What follows belongs to an exercise in optimizing a design on an open flow for small area; a production flow would make more cautious choices.
Function was checked by simulation only, so behaviour that the tests miss may differ from the original.
The series may have gaps, and a smaller design here may also do less where the tests do not look.
Power figures rest on the tool's default switching activity, not on a simulated workload.

==> design/flow/run.sh <==
#!/bin/bash
# synth_recipe.tcl (not shown) runs the flow's synth.tcl, then flattens the netlist and writes it again
# the make line also repeats each setting of config.mk as NAME=value (left out here)
make -C /OpenROAD-flow-scripts/flow DESIGN_CONFIG=/design/flow/config.mk WORK_HOME=/design/flow/orfs CLKGATE_MAP_FILE= SYNTH_SCRIPT=/design/flow/synth_recipe.tcl finish
==> design/flow/config.mk <==
export PLATFORM = sky130hd
export DESIGN_NAME = organ_tone
export DESIGN_NICKNAME = organ_tone
export VERILOG_FILES = /design/flow/design.v
export SDC_FILE = /design/flow/constraint.sdc
export NUM_CORES = 4
export LEC_CHECK = 0
export CAP_MARGIN = 20
export CORE_MARGIN = 2
export CORE_UTILIZATION = 40
export SLEW_MARGIN = 20
==> design/flow/constraint.sdc <==
create_clock -name core_clock -period 100.0 [get_ports {clk}]
set_input_delay 20.0000 -clock core_clock [delete_from_list [all_inputs] [get_ports {clk}]]
set_output_delay 20.0000 -clock core_clock [all_outputs]
set_load 0.01 [all_outputs]
==> design/flow/design.v <==
`default_nettype none
module organ_tone (
    input  logic        clk,
    input  logic        rst,
    input  logic [3:0]  SW,
    output logic        tone,
    output logic [15:0] lcd_freq
);
logic [16:0] d;       
logic        w;       
logic        r;       
logic [16:0] h, e;    
always_comb
    case (SW[3:1])
    3'd0: begin h = 17'd47800; e = 17'd95601; lcd_freq = 16'h0523; end
    3'd1: begin h = 17'd42588; e = 17'd85177; lcd_freq = 16'h0587; end
    3'd2: begin h = 17'd37935; e = 17'd75871; lcd_freq = 16'h0659; end
    3'd3: begin h = 17'd35815; e = 17'd71632; lcd_freq = 16'h0698; end
    3'd4: begin h = 17'd31927; e = 17'd63855; lcd_freq = 16'h0783; end
    3'd5: begin h = 17'd28408; e = 17'd56817; lcd_freq = 16'h0880; end
    3'd6: begin h = 17'd25328; e = 17'd50657; lcd_freq = 16'h0987; end
    default: begin h = 17'd23899; e = 17'd47800; lcd_freq = 16'h1046; end
    endcase
always_ff @(posedge clk)
    if (rst) begin
        d <= 17'd1;
        w <= 1'b0;
        r <= 1'b0;
    end else begin
        d <= r ? 17'd1 : d + 17'd1;
        if (d == h)
            w <= 1'b1;
        else if (d >= e) begin
            w <= 1'b0;
            r <= 1'b1;
        end else
            r <= 1'b0;
    end
assign tone = SW[0] & w;
endmodule
run_1/detail.png
The bar under the picture is 10 microns long. Window x 39 to 69, y 3 to 33 microns. Cells in gray, sequential cells in the stronger gray; small squares are vias.
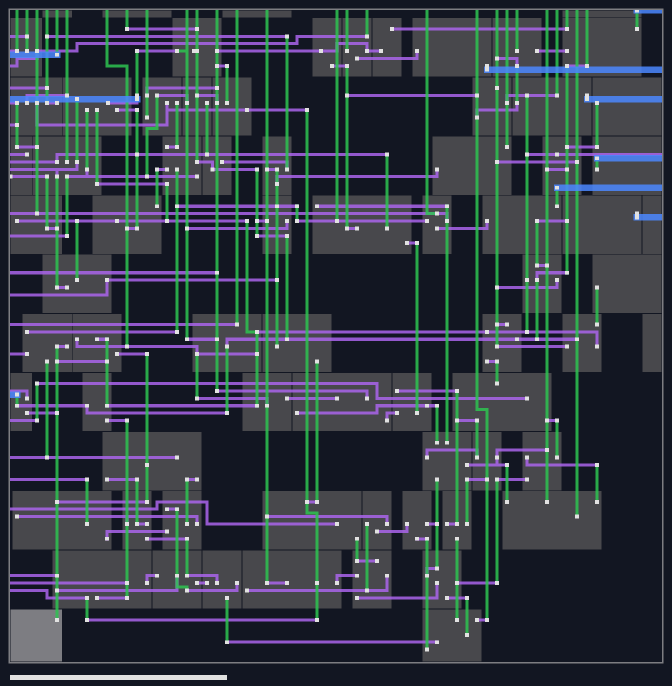
Green stands for metal 2. Purple stands for metal 1. Blue stands for metal 3.
65 logic cells have their middle in the window. Most frequent: ha_1 (9), clkdlybuf4s50_1 (9). Sequential cells in the window: 0.

run_1/wires.png
The bar under the picture is 20 microns long.
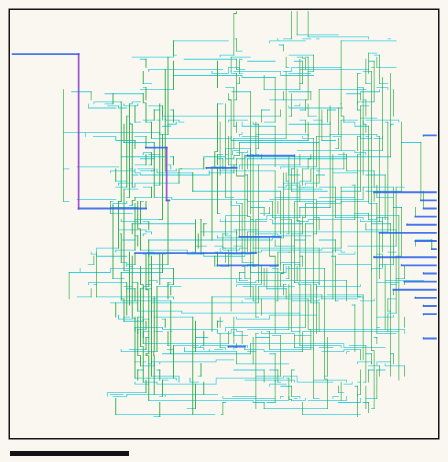
Purple stands for metal 4, wire length 34.7 microns. Cyan stands for metal 1, wire length 2050 microns. Green stands for metal 2, wire length 1990 microns. Blue stands for metal 3, wire length 158 microns.

run_1/placement.png
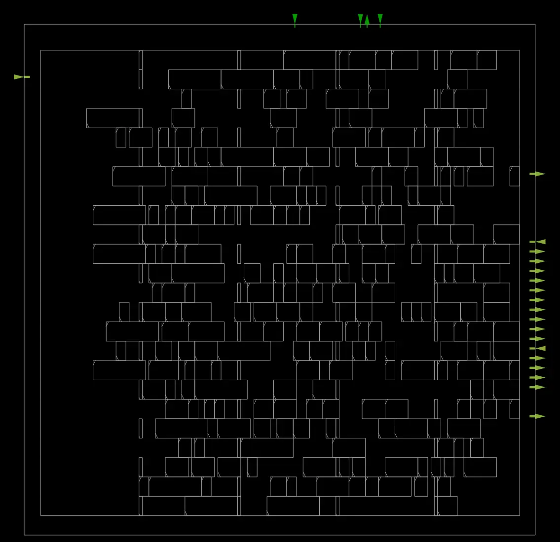
sequential cell area share: 18.8%
Core Box Area: 0.00438 sq mm
Finished Layout Cells: 301
FF+latch count: 19

==> run 1: logic make-up (layout without fill, tap and decap cells) <==
| group | Yosys count | after routing | synth area share, % |
|---|---|---|---|
| AOI/OAI and AO/OA | 49 | 49 | 17.0 |
| xor gates and xnor gates | 22 | 22 | 10.5 |
| adders and majority gates | 18 | 18 | 12.3 |
| buffers and inverters | 33 | 35 | 8.95 |
| DFF | 19 | 19 | 20.8 |
| muxes | 1 | 1 | 0.547 |
| other | 1 | 3 | 0.205 |
| and+or+nand+nor | 102 | 102 | 29.7 |
==> run 1: where the power goes <==
| part | internal [mW] | leakage (nW) | switching [mW] |
|---|---|---|---|
| combinational | 0.00203 | 0.630 | 0.00249 |
| sequential | 0.00773 | 0.154 | 0.000392 |
| clock | 0.00283 | 0.0228 | 0.00244 |
==> run 1: sequential cells by signal, indices dropped and copies added (netlist names) <==
register	cells
d	17
w	1
r	1
==> run 1: worst min-delay path: stages (launching register included) <==
cell     delay [ns]
dfxtp_1        0.34
o21ai_0        0.08
a21oi_1        0.06
==> run 1: layout make-up <==
type,count,area share [%]
tap,52,3.22
multi-input combinational,195,63.9
inverter,11,2.04
clock buffer,4,2.23
timing repair buffer,20,9.77
sequential,19,18.8
==> impl_results.md, run 1 <==
- Slew @ Worst Pin: 1.01 ns
- GPL Wtd Cong: 0.795
- DRC: 0
- Full die area: 0.00513 sq mm
- Status: timing/DRC/antenna clean
- Gr usage total: 17.7%
- Wire per inst: 14.0 microns
- Critical path startpoint category: primary input
- Gr ovfl total: 0
- Final Hold Fails: 0
- Multi-input gate area: 0.00129 sq mm
- Crit-path leading delay family: buffers and inverters
- CTS HTree Levels: 1
- Row cnt: 24
- Hold Path Class: register to register
- Post-Layout Inst Area: 0.00202 sq mm
- Max Slew Vio Count: 0
- Synth Cell Area: 0.00183 sq mm
- Max-cap violation count: 0
- Post-CTS setup buffer count: 0
- Crit end category: output port
- Met2 Track Usage GR: 28.5%
- Yosys top cell area share: 20.8%
- Leak Pwr: 0.807 nW
- Hold-fix buffers, CTS: 0
- Layout Utilization: 46.1%
- Leading cell types in the layout, fill and taps excluded: nor2_1, nand2_1, dfxtp_1, clkdlybuf4s50_1, ha_1
- Total CTS buffers: 3
- Cts repair resizes: 0
- Hold_sp: d[15]$_SDFF_PP0_
- Final WL: 4230 microns
- Fin Hold WS: 0.517 ns
- 1st-iter DRT viols: 155
run_1/layer_met2.png
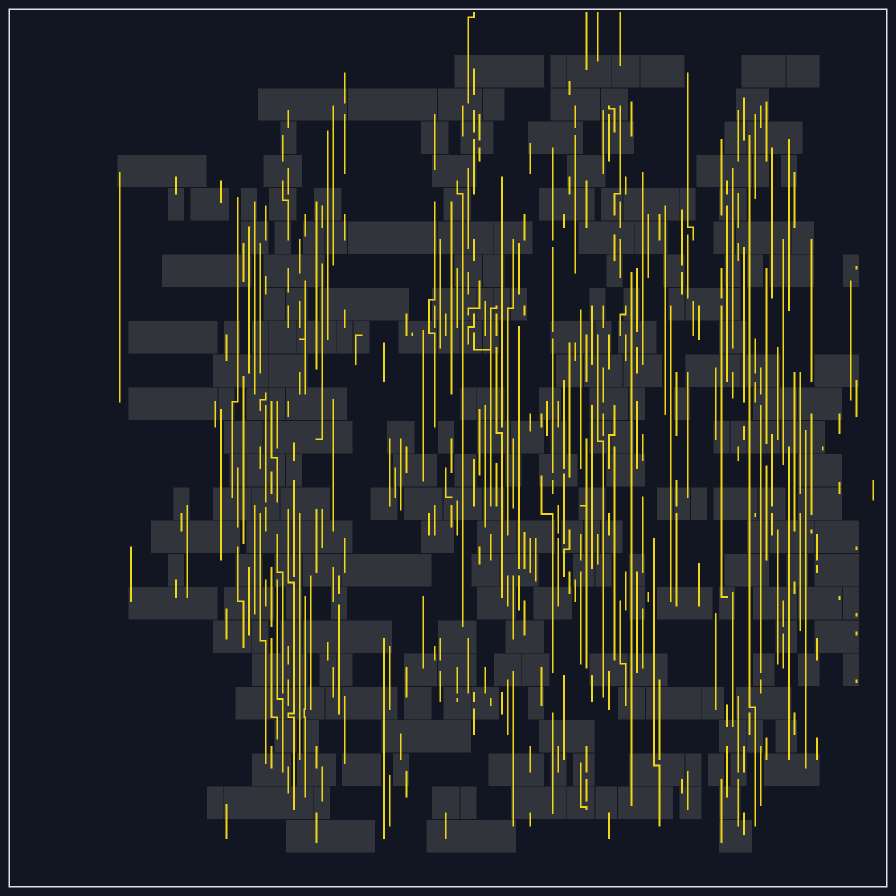

==> run 1 -> run 2 <==
==> design/flow/flow/run.sh (new file) <==
#!/bin/bash
# Layout flow: the standard synthesis, then the combinational logic between
# the registers is re-mapped for area (registers, their names and cells kept),
# then the standard layout with minimum-size port buffers.
set -euo pipefail
W=$(pwd)
R=$W/orfs/results/$FLOW_PLATFORM/organ_tone/base
YOSYS=$FLOW_HOME/../tools/install/yosys/bin/yosys
LIB=$FLOW_HOME/platforms/$FLOW_PLATFORM/lib/sky130_fd_sc_hd__tt_025C_1v80.lib

bash standard.sh synth > $W/synth.log 2>&1
cp $R/1_2_yosys.v $W/std_synth.v
sed -e "s|@LIB@|$LIB|g" -e "s|@IN@|$W/std_synth.v|g" -e "s|@OUT@|$R/1_2_yosys.v|g" \
    $W/flow/resynth.ys > $W/resynth.ys
$YOSYS -s $W/resynth.ys > $W/resynth.log 2>&1
rm -f $R/1_synth.odb $R/1_synth.sdc
export BUFFER_PORTS_ARGS="-buffer_cell sky130_fd_sc_hd__buf_1"
bash standard.sh finish > $W/finish.log 2>&1
==> design/flow/flow/resynth.ys (new file) <==
# Re-map the standard synthesis's logic for area. The flip-flop cells are kept
# as they are (same instances, names and cell types); everything else is
# flattened to gates and mapped again by ABC.
read_liberty -ignore_miss_func @LIB@
read_verilog @IN@
hierarchy -top organ_tone
setattr -mod -set keep_hierarchy 1 sky130_fd_sc_hd__dfxtp_1
flatten
opt_clean -purge
abc -liberty @LIB@ -dont_use *probe* -dont_use *lpflow* -script "+strash;&get -n;&deepsyn -T 60 -S 1;&put;dch -f;&get -n;&nf -R 1000;&put"
opt_clean -purge
hilomap -singleton -hicell sky130_fd_sc_hd__conb_1 HI -locell sky130_fd_sc_hd__conb_1 LO
hierarchy -top organ_tone
blackbox sky130_fd_sc_hd__dfxtp_1
stat -liberty @LIB@
write_verilog -noattr @OUT@
==> design/flow/standard.sh (new file) <==
#!/bin/bash
# synth_recipe.tcl (not shown) runs the flow's synth.tcl, then flattens the netlist and writes it again
# the make line also repeats each setting of config.mk as NAME=value (left out here)
make -C /OpenROAD-flow-scripts/flow DESIGN_CONFIG=/design/flow/config.mk WORK_HOME=/design/flow/orfs CLKGATE_MAP_FILE= SYNTH_SCRIPT=/design/flow/synth_recipe.tcl "${@:-finish}"
removed: design/flow/run.sh
run_2/layer_met2.png
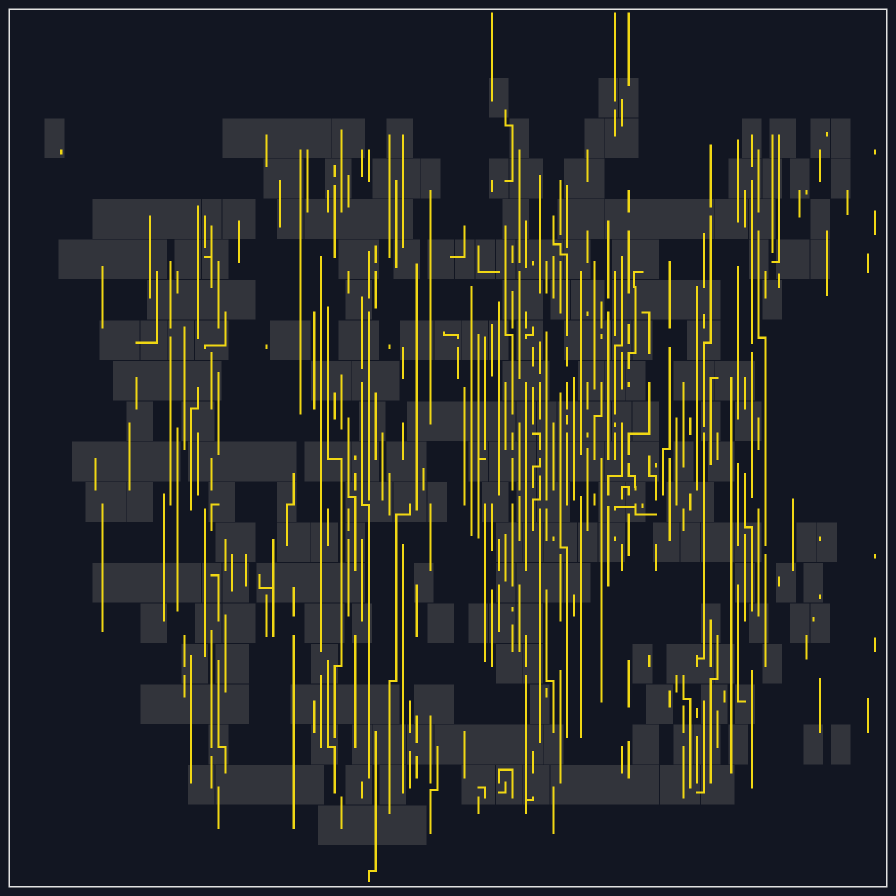
The layer carries 1460 microns of wire. The wires run mostly vertical. 176 nets have wire on it. The longest straight run is 26.5 microns. The layer holds 44% of the routed length.

run_2/logic_types.png
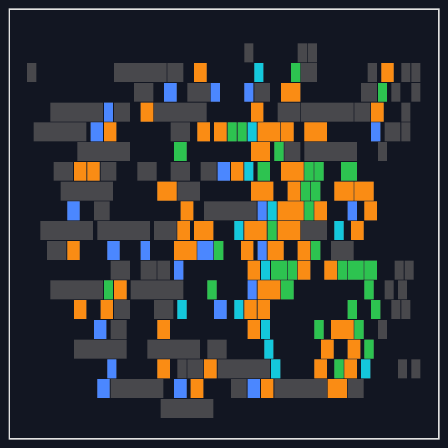
Cyan stands for inverters, cells 13, most used clkinv_1. Blue stands for NOR gates, cells 22, most used nor2_1. Orange stands for inverting AOI/OAI gates, cells 57, most used a21oi_1. Green stands for NAND gates, cells 31, most used nand2_1.
multi-input gate share of total cell area: 58.1%
commonest non-fill, non-tap cell in the layout: nand2_1
Finished Layout Cells: 228

==> impl_results.md, run 2 <==
- Status: timing/DRC/antenna clean
- Gr ovfl total: 0 (unchanged)
- Worst Path Buf+Inv: 2
- Largest regs: d (17), r (1), w (1)
- Delay of the slowest cell on the worst path: 0.55 ns
- Worst Skew: 0.0132 ns
- Period minus WS final: 41.60 ns
- Hold_sp: w$_SDFFE_PP0P_
- Wire per inst: 14.4 microns (+2.8%)
- Crit end category: output port
- Total CTS buffers: 3 (unchanged)
- Mapped Cells: 172
- Slew @ Worst Pin: 0.783 ns (-0.228 ns)
- Met2 Track Usage GR: 31.0% (+2.5 points)
- Root Buffer Master: clkbuf_4
- Post-CTS setup buffer count: 0 (unchanged)
- M1 wire length: 1530 microns
- Hold Path Class: register to register
- Leak Pwr: 0.484 nW (-40%)
- WL met2: 1460 microns
- Final setup violation count: 0
- Leading cell types in the layout, fill and taps excluded: nand2_1, a21oi_1, dfxtp_1, buf_1, o21ai_0
- Max-cap violation count: 0 (unchanged)
- Clock tree buffer depth: 2
- Max reg flops: 17 (unchanged)
- GRT busiest layer: met2
- Crit-path leading delay family: buffers and inverters
- CTS tree: yes
- Cts repair resizes: 0 (unchanged)
- Worst-Skew Late Latency: 0.31 ns
- Gr usage total: 21.1% (+3.5 points)
- Dpl cells: 224
- Global-route track usage on met1: 30.7%
- Final Hold Fails: 0 (unchanged)
- Biggest register: d
- Num ports: 23
- DRC: 0 (unchanged)
- WP data arrival: 21.60 ns
- Max Slew Vio Count: 0 (unchanged)
- Hold-fix buffers, CTS: 0 (unchanged)
- Full die area: 0.00347 sq mm (-32%)
- 1st-iter DRT viols: 95 (-39%)
- Fmax: 24.0 MHz
- DRT Pass-1 Iters: 15
- Critical path startpoint category: primary input
- Final WL: 3290 microns (-22%)
- Synth Cell Area: 0.00121 sq mm (-34%)
- GPL Wtd Cong: 0.954 (+20%)
- CTS HTree Levels: 1 (unchanged)
run_2/placement.png
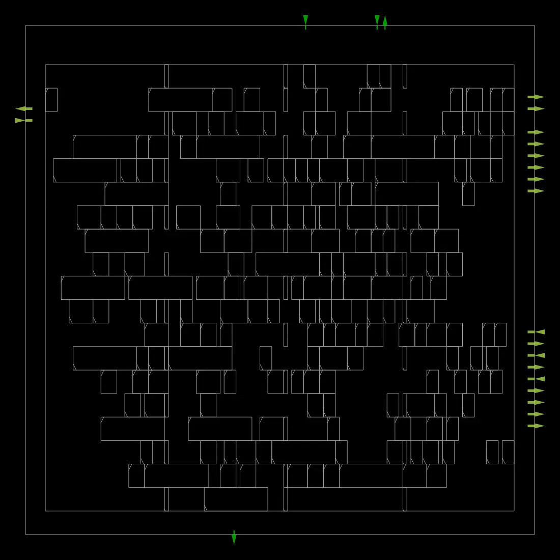
Core Box Area: 0.00281 sq mm
row cnt: 19
# Taps: 31
Layout Utilization: 48.2%
# fillers: 311

-- run 2: final timing paths --
check                                        end  slack, ns  cells after the start
worst min register to register    w$_SDFFE_PP0P_       0.47                      2
worst min-delay path              w$_SDFFE_PP0P_       0.47                      2
worst max register to register  d[16]$_SDFF_PP0_      96.92                     11
worst max-delay path                 lcd_freq[7]      58.40                      6
-- run 2: where the power goes --
group	internal (mW)	total [mW]	switching (mW)
clock network	0.00149	0.00404	0.00255
logic	0.000715	0.00227	0.00155
registers	0.00769	0.00794	0.000247
-- run 2: layout make-up --
class                      instances  area [sq um]
fill                             311          1450
multi-input combinational        142           786
sequential                        19           380
timing repair buffer              19          71.3
inverter                          13          48.8
tap                               31          38.8
clock buffer                       3          22.5
clock inverter                     1          5.00
-- run 2: stage by stage --
step           instance area, sq um  setup WS [ns]  hold WS [ns]
3_5_place_dp                   1330          58.45         0.462
2_1_floorplan                  1210          59.35         0.430
4_1_cts                        1350          58.44         0.480
6_report                       1350          58.40         0.473
3_3_place_gp                   1330          58.55         0.450
5_1_grt                        1350          58.24         0.514
-- run 2: tightest hold or removal path, cell delays in order (launching register included) --
cell,delay (ns)
dfxtp_1,0.33
nand2_1,0.06
o21bai_1,0.05
run_2/detail.png
The bar under the picture is 10 microns long. Window x 29 to 59, y 0 to 30 microns. Cells in gray, sequential cells in the stronger gray; small squares are vias.
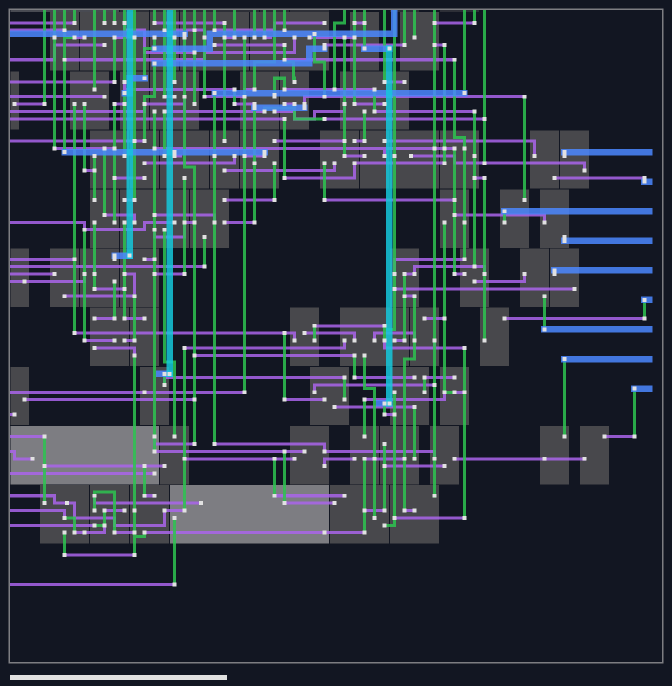

==> run 2 -> run 3 <==
==> design/flow/design.v (replaced) <==
`default_nettype none
module organ_tone (
    input  logic        clk,
    input  logic        rst,
    input  logic [3:0]  SW,
    output logic        tone,
    output logic [15:0] lcd_freq
);
logic [16:0] d;       
logic        w;       
logic        r;       
logic [16:0] h;       
logic        ge;      
always_comb
    case (SW[3:1])
    3'd0: begin h = 17'd47800; lcd_freq = 16'h0523; end
    3'd1: begin h = 17'd42588; lcd_freq = 16'h0587; end
    3'd2: begin h = 17'd37935; lcd_freq = 16'h0659; end
    3'd3: begin h = 17'd35815; lcd_freq = 16'h0698; end
    3'd4: begin h = 17'd31927; lcd_freq = 16'h0783; end
    3'd5: begin h = 17'd28408; lcd_freq = 16'h0880; end
    3'd6: begin h = 17'd25328; lcd_freq = 16'h0987; end
    default: begin h = 17'd23899; lcd_freq = 16'h1046; end
    endcase
assign ge = {d[16:1], d[0] & ~(SW[2] & SW[1])} >= {h[15:0], 1'b1};
always_ff @(posedge clk)
    if (rst) begin
        d <= 17'd1;
        w <= 1'b0;
        r <= 1'b0;
    end else begin
        d <= r ? 17'd1 : d + 17'd1;
        if (d == h)
            w <= 1'b1;
        else if (ge) begin
            w <= 1'b0;
            r <= 1'b1;
        end else
            r <= 1'b0;
    end
assign tone = SW[0] & w;
endmodule
--- a/design/flow/config.mk
+++ b/design/flow/config.mk
@@ -9,3 +9,6 @@
 export CORE_MARGIN = 2
 export CORE_UTILIZATION = 40
+export CTS_BUF_LIST = sky130_fd_sc_hd__clkbuf_8
+export CTS_CLUSTER_DIAMETER = 100
+export CTS_CLUSTER_SIZE = 30
 export SLEW_MARGIN = 20
run_3/detail.png
The bar under the picture is 10 microns long. Window x 29 to 59, y 0 to 30 microns. Cells in gray, sequential cells in the stronger gray; small squares are vias.
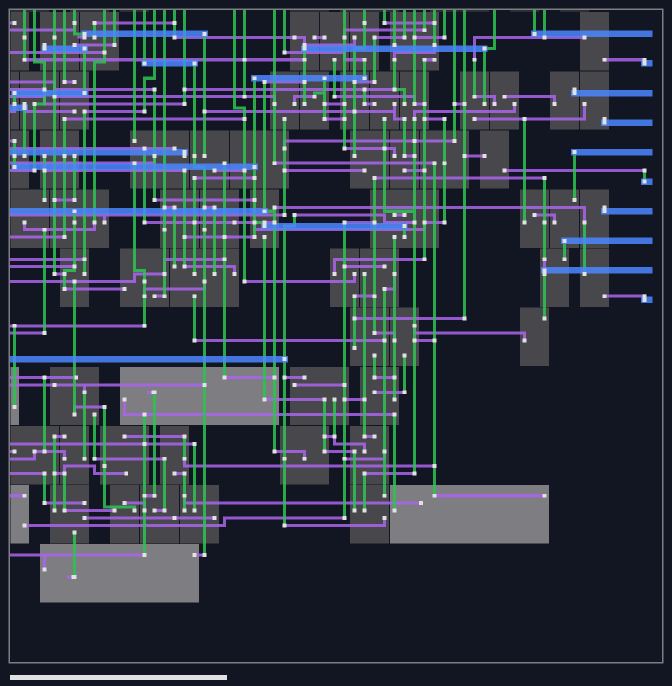
Green stands for metal 2. Purple stands for metal 1. Blue stands for metal 3.
Sequential cells in the window: 3. Most frequent: nor2_1 (14), buf_1 (9), o21ai_0 (7). Netlist names of flops here include d (3). 62 logic cells have their middle in the window.

run_3/placement.png
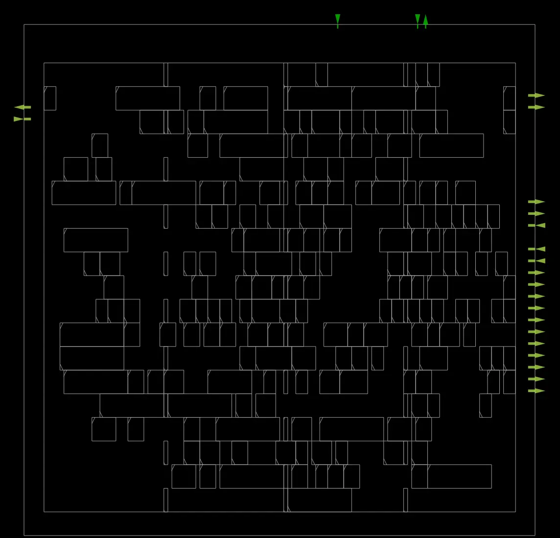
sequential cell area share: 27.9%
Layout Utilization: 48.7%

run_3/wires.png
The bar under the picture is 20 microns long.
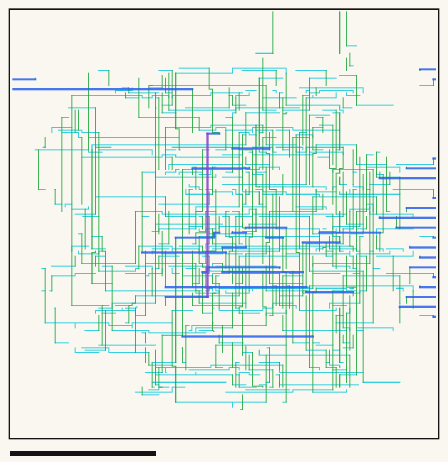
Cyan stands for metal 1, wire length 1560 microns. Blue stands for metal 3, wire length 210 microns. Green stands for metal 2, wire length 1470 microns. Purple stands for metal 4, wire length 22.4 microns.

==> impl_results.md, run 3 <==
- Synth Cell Area: 0.00120 sq mm (-0.41%)
- Leak Pwr: 0.513 nW (+6.0%)
- WL met2: 1470 microns (+0.82%)
- Full die area: 0.00346 sq mm (-0.39%)
- Cells on worst reg2reg path: 11 (unchanged)
- Fmax: 24.1 MHz (+0.45%)
- Row cnt: 19 (unchanged)
- DRC: 0 (unchanged)
- M1 wire length: 1560 microns (+1.6%)
- Clock tree buffer depth: 2 (unchanged)
- Storage element area: 380 sq um (unchanged)
- Largest regs: d (17), r (1), w (1)
- Max reg flops: 17 (unchanged)
- Cts repair resizes: 0 (unchanged)
- Wire per inst: 14.3 microns (-1.1%)
- 1st-iter DRT viols: 85 (-11%)
- Num ports: 23 (unchanged)
- Hold Path End: w$_SDFFE_PP0P_
- Biggest register: d
- Worst Skew: 0.000802 ns (-0.0124 ns)
- Signal buffers: 19 (unchanged)
- Slew @ Worst Pin: 0.758 ns (-0.0251 ns)
- Hold Path Depth: 2 (unchanged)
- Worst-Skew Late Latency: 0.26 ns (-0.05 ns)
- Clock buf/inv share: 3.30% (+1.3 points)
- Post-CTS setup buffer count: 0 (unchanged)
- # Taps: 31 (unchanged)
- Period minus WS final: 41.42 ns (-0.187 ns)
- Root Buffer Master: clkbuf_8
- Multi-In Gates: 147 (+3.5%)
- Status: timing/DRC/antenna clean
- Setup crit end: lcd_freq[2]
- Hold_sp: w$_SDFFE_PP0P_
- DRT Pass-1 Iters: 16 (+1)
- Crit end category: output port
- Multi-input gate area: 800 sq um (+1.8%)
- Gr ovfl total: 0 (unchanged)
- Gr usage total: 20.8% (-0.30 points)
- CTS HTree Levels: 1 (unchanged)
- Largest class: multi-input combinational cells
- Warnings, synthesis: 1
- FF+latch count: 19 (unchanged)
- Total CTS buffers: 3 (unchanged)
- R2r setup slk: 97.08 ns (+0.16 ns)
- Final setup violation count: 0 (unchanged)
- Max Slew Vio Count: 0 (unchanged)
- Multi-input gate share of total cell area: 58.6% (+0.48 points)
- Routed wl met3: 209 microns
- CTS tree: yes
- Mapped Cells: 172 (unchanged)
- Inverters: 8 (-5)
- Critical path startpoint category: primary input
- Final Hold Fails: 0 (unchanged)
- Clkbuf count: 3 (unchanged)
- Commonest non-fill, non-tap cell in the layout: a21oi_1
- Buffering overhead: 5.22% (-0.048 points)
- Max-cap violation count: 0 (unchanged)
- Final WL: 3260 microns (-1.1%)
- Leading cell types in the layout, fill and taps excluded: a21oi_1, nor2_1, o21ai_0, dfxtp_1, buf_1
-- run 3: metrics by stage --
step                      power (mW)  instances  area [sq um]  worst slack (ns)  util (%)
after CTS                     0.0158        228          1370             58.62      48.7
after floorplan              0.00972        174          1210             59.27         -
after global placement        0.0106        224          1320             58.69      47.1
final                         0.0157        228          1370             58.58      48.7
after detailed placement      0.0106        224          1320             58.62      47.1
after global routing          0.0165        228          1370             58.37      48.7
-- run 3: power breakdown --
part / leakage, nW / switching, mW / total, mW / internal [mW]
combinational: 0.332 / 0.00166 / 0.00248 / 0.000820
sequential: 0.154 / 0.000259 / 0.00795 / 0.00769
clock: 0.0269 / 0.00253 / 0.00527 / 0.00273
-- run 3: critical path, cell delays in order --
cell,delay (ns)
buf_1,0.34
clkinv_1,0.35
nand2_1,0.23
nand2_1,0.18
and2_0,0.19
buf_1,0.12
-- run 3: per-layer routing --
layer,vias up,global-route usage (%)
met1,616,29.9
met4,0,8.12
met2,55,31.3
li1,691,-
met5,-,0
met3,2,3.08
run_3/layer_met2.png
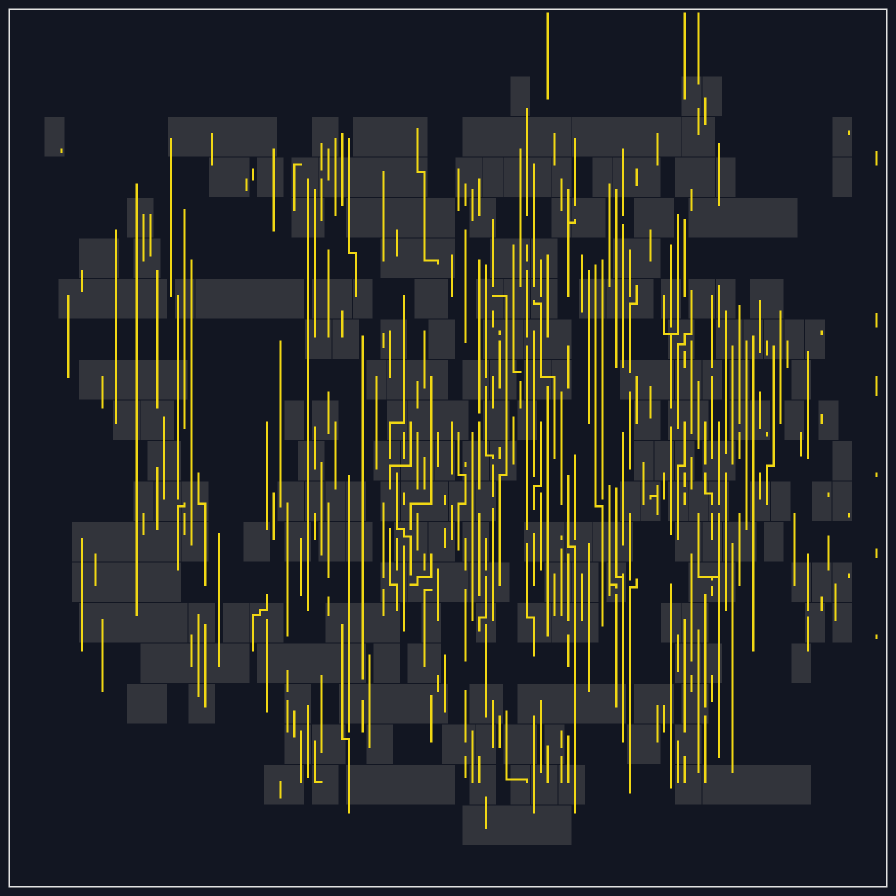

==> run 3 -> run 4 <==
==> design/flow/config.mk (replaced) <==
export PLATFORM = sky130hd
export DESIGN_NAME = organ_tone
export DESIGN_NICKNAME = organ_tone
export VERILOG_FILES = /design/flow/design.v
export SDC_FILE = /design/flow/constraint.sdc
export NUM_CORES = 4
export LEC_CHECK = 0
export CAP_MARGIN = 20
export CORE_AREA = 4 4 76 76
export DIE_AREA = 0 0 80 80
export SLEW_MARGIN = 20
run_4/layer_met2.png
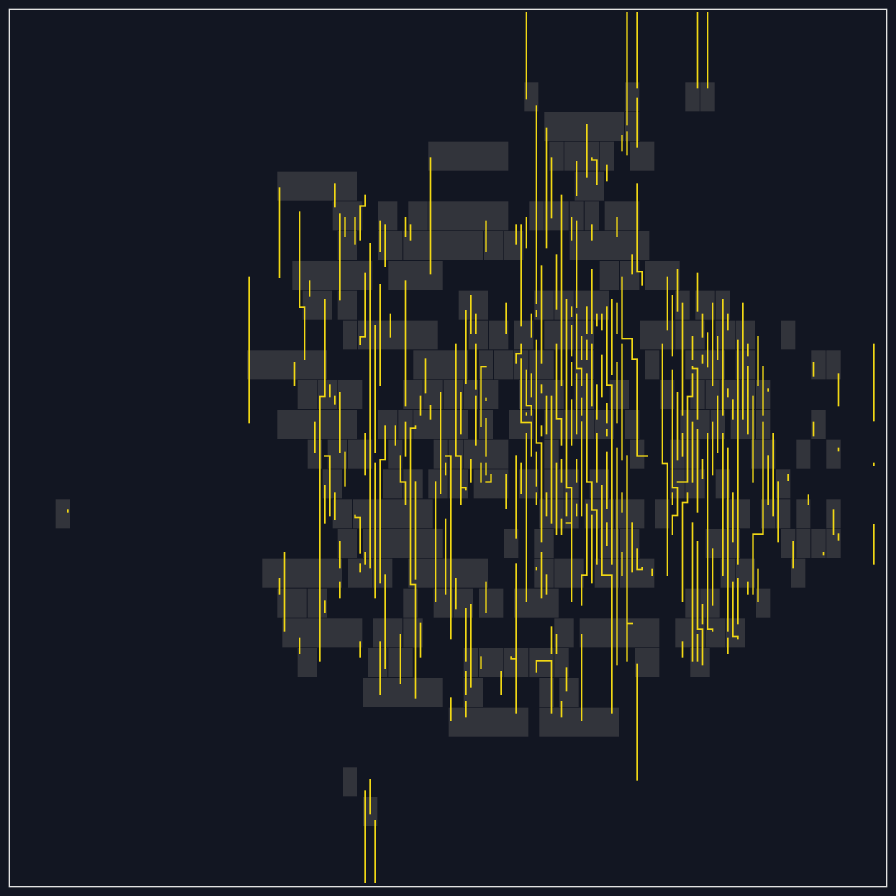
The wires run mostly vertical. The longest straight run is 29.6 microns. The layer holds 44% of the routed length. 158 nets have wire on it.

run_4/wires.png
The bar under the picture is 20 microns long.
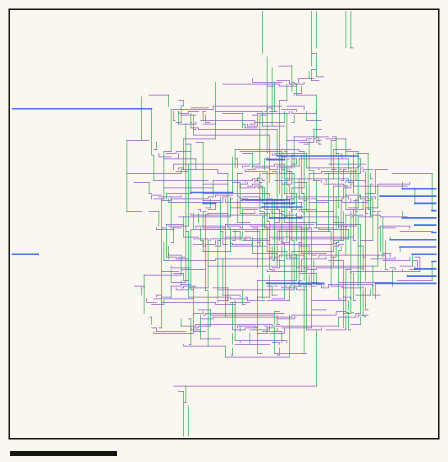
Blue stands for metal 3, wire length 170 microns. Purple stands for metal 1, wire length 1660 microns. Green stands for metal 2, wire length 1450 microns.

run_4/logic_types.png
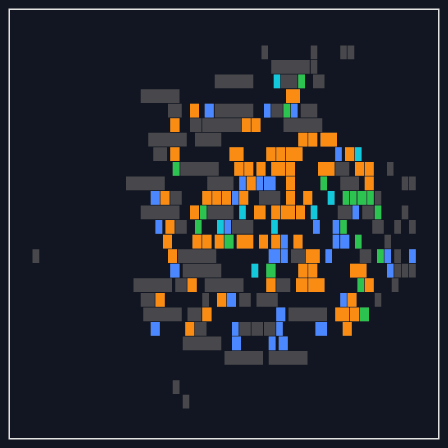
Green stands for NAND gates, cells 18, most used nand2_1. Blue stands for NOR gates, cells 34, most used nor2_1. Orange stands for inverting AOI/OAI gates, cells 64, most used a21oi_1. Cyan stands for inverters, cells 8, most used clkinv_1.

==> impl_results.md, run 4 <==
- Status: timing/DRC/antenna clean
- Cts repair resizes: 0 (unchanged)
- Multi-input gate area: 800 sq um (unchanged)
- Total CTS buffers: 3 (unchanged)
- FF+latch count: 19 (unchanged)
- CTS HTree Levels: 1 (unchanged)
- Largest regs: d (17), r (1), w (1)
- WL met2: 1450 microns (-0.89%)
- Full die area: 0.00640 sq mm (+85%)
- Warnings, synthesis: 1 (unchanged)
- Internal power: 0.0113 mW (+0.82%)
- Routed wl met3: 170 microns (-19%)
- Sequential cell area share: 27.0% (-0.89 points)
- DRC: 0 (unchanged)
- Dpl cells: 260 (+16%)
- Worst Setup Slack, final: 58.56 ns (-0.0283 ns)
- DRT Pass-1 Iters: 4 (-12)
- 1st-iter DRT viols: 160 (+88%)
- Slew @ Worst Pin: 0.757 ns (-0.000821 ns)
- Commonest non-fill, non-tap cell in the layout: a21oi_1
- Finished Layout Cells: 264 (+16%)
- Synth Cell Area: 0.00120 sq mm (unchanged)
- Mapped Cells: 172 (unchanged)
- Fmax: 24.1 MHz (about the same)
- Sw Share: 27.4% (-0.96 points)
- Post-CTS setup buffer count: 0 (unchanged)
- P_sw: 0.00428 mW (-3.9%)
- Gr ovfl total: 0 (unchanged)
- Clock buf/inv share: 3.19% (-0.11 points)
- Pre-CTS setup slack: 58.55 ns (-0.0685 ns)
- Clkbuf count: 4 (+1)
- Worst Skew: 0.000734 ns (-0.0000674 ns)
- Placed cell area: 0.00137 sq mm (+3.4%)
- Largest class: multi-input combinational cells
- Leak Pwr: 0.509 nW (-0.81%)
- Multi-input gate share of total cell area: 56.7% (-1.9 points)
- Power share of the clock group: 33.2% (-0.3 points)
- Total power: 0.0156 mW (-0.51%)
- Period minus WS final: 41.44 ns (+0.0283 ns)
- Wire per inst: 12.4 microns (-13%)
- Logic pwr share: 15.9% (about the same)
- Max-cap violation count: 0 (unchanged)
- Max Slew Vio Count: 0 (unchanged)
- Root Buffer Master: clkbuf_8
- Critical path startpoint category: primary input
- Inverters: 8 (unchanged)
- Final Hold Fails: 0 (unchanged)
- Worst-Skew Late Latency: 0.25 ns (about the same)
- Buffering overhead: 5.06% (-0.17 points)
## run 4: final timing paths
path | from | endpoint | slack, ns | depth (start not counted)
worst max register to register | d[0]$_SDFF_PP1_ | d[16]$_SDFF_PP0_ | 97.04 | 11
worst min register to register | w$_SDFFE_PP0P_ | w$_SDFFE_PP0P_ | 0.46 | 2
worst max-delay path | SW[3] | lcd_freq[2] | 58.56 | 6
worst min-delay path | w$_SDFFE_PP0P_ | w$_SDFFE_PP0P_ | 0.46 | 2
## run 4: power groups by stage
stage               logic, mW  clock network [mW]  registers [mW]
floorplan             0.00168                   0         0.00804
global placement      0.00247                   0         0.00811
detailed placement    0.00248                   0         0.00810
CTS                   0.00249             0.00542         0.00792
global route          0.00284             0.00563         0.00795
finish                0.00249             0.00518         0.00795
## run 4: layer usage
metal  track usage [%]  up-vias
met1              14.6      591
met3              2.03        0
met2              17.0       34
li1                  -      688
met5                 0        -
met4              2.36        0
## run 4: worst max-delay path, stage by stage
cell and delay (ns):
buf_1 0.35, clkinv_1 0.36, nand2_1 0.23, nand2_1 0.17, and2_0 0.20, buf_1 0.12

==> what the ideal ports hide <==
The results above use ideal ports. As a check the final layouts listed here were re-extracted and re-timed, cells and wires unchanged.
Step 1, drivers: a clkbuf_16 drives clk and a buf_2 each remaining input, both assumed.
Step 2 adds t to the input delays and takes it off the output delays; t is the mean of the earliest and latest rising clock arrival at the registers after step 1. Input paths then give back, and output paths get back, about the clock's delay inside the block.
Slacks: ideal / step 1 / step 2; pairs: ideal / step 1.
run | shift t [ns] | slack for setup (ns) | worst hold slack (ns) | worst data-port slew with drivers (ns) | cell pins on the clock port's net
run 1 | 0.275 | 57.630 / 57.601 / 57.601 | 0.517 / 0.517 / 0.517 | 0.03 | 1
run 2 | 0.321 | 58.398 / 58.371 / 58.371 | 0.473 / 0.473 / 0.473 | 0.03 | 1
run 3 | 0.277 | 58.585 / 58.560 / 58.560 | 0.460 / 0.460 / 0.460 | 0.03 | 1
run 4 | 0.270 | 58.557 / 58.531 / 58.531 | 0.460 / 0.460 / 0.460 | 0.03 | 1
After both steps every run listed still meets setup and hold. For run 1, which loses most, drivers alone change the setup slack by -0.029 ns; drivers and shift together by -0.029 ns.
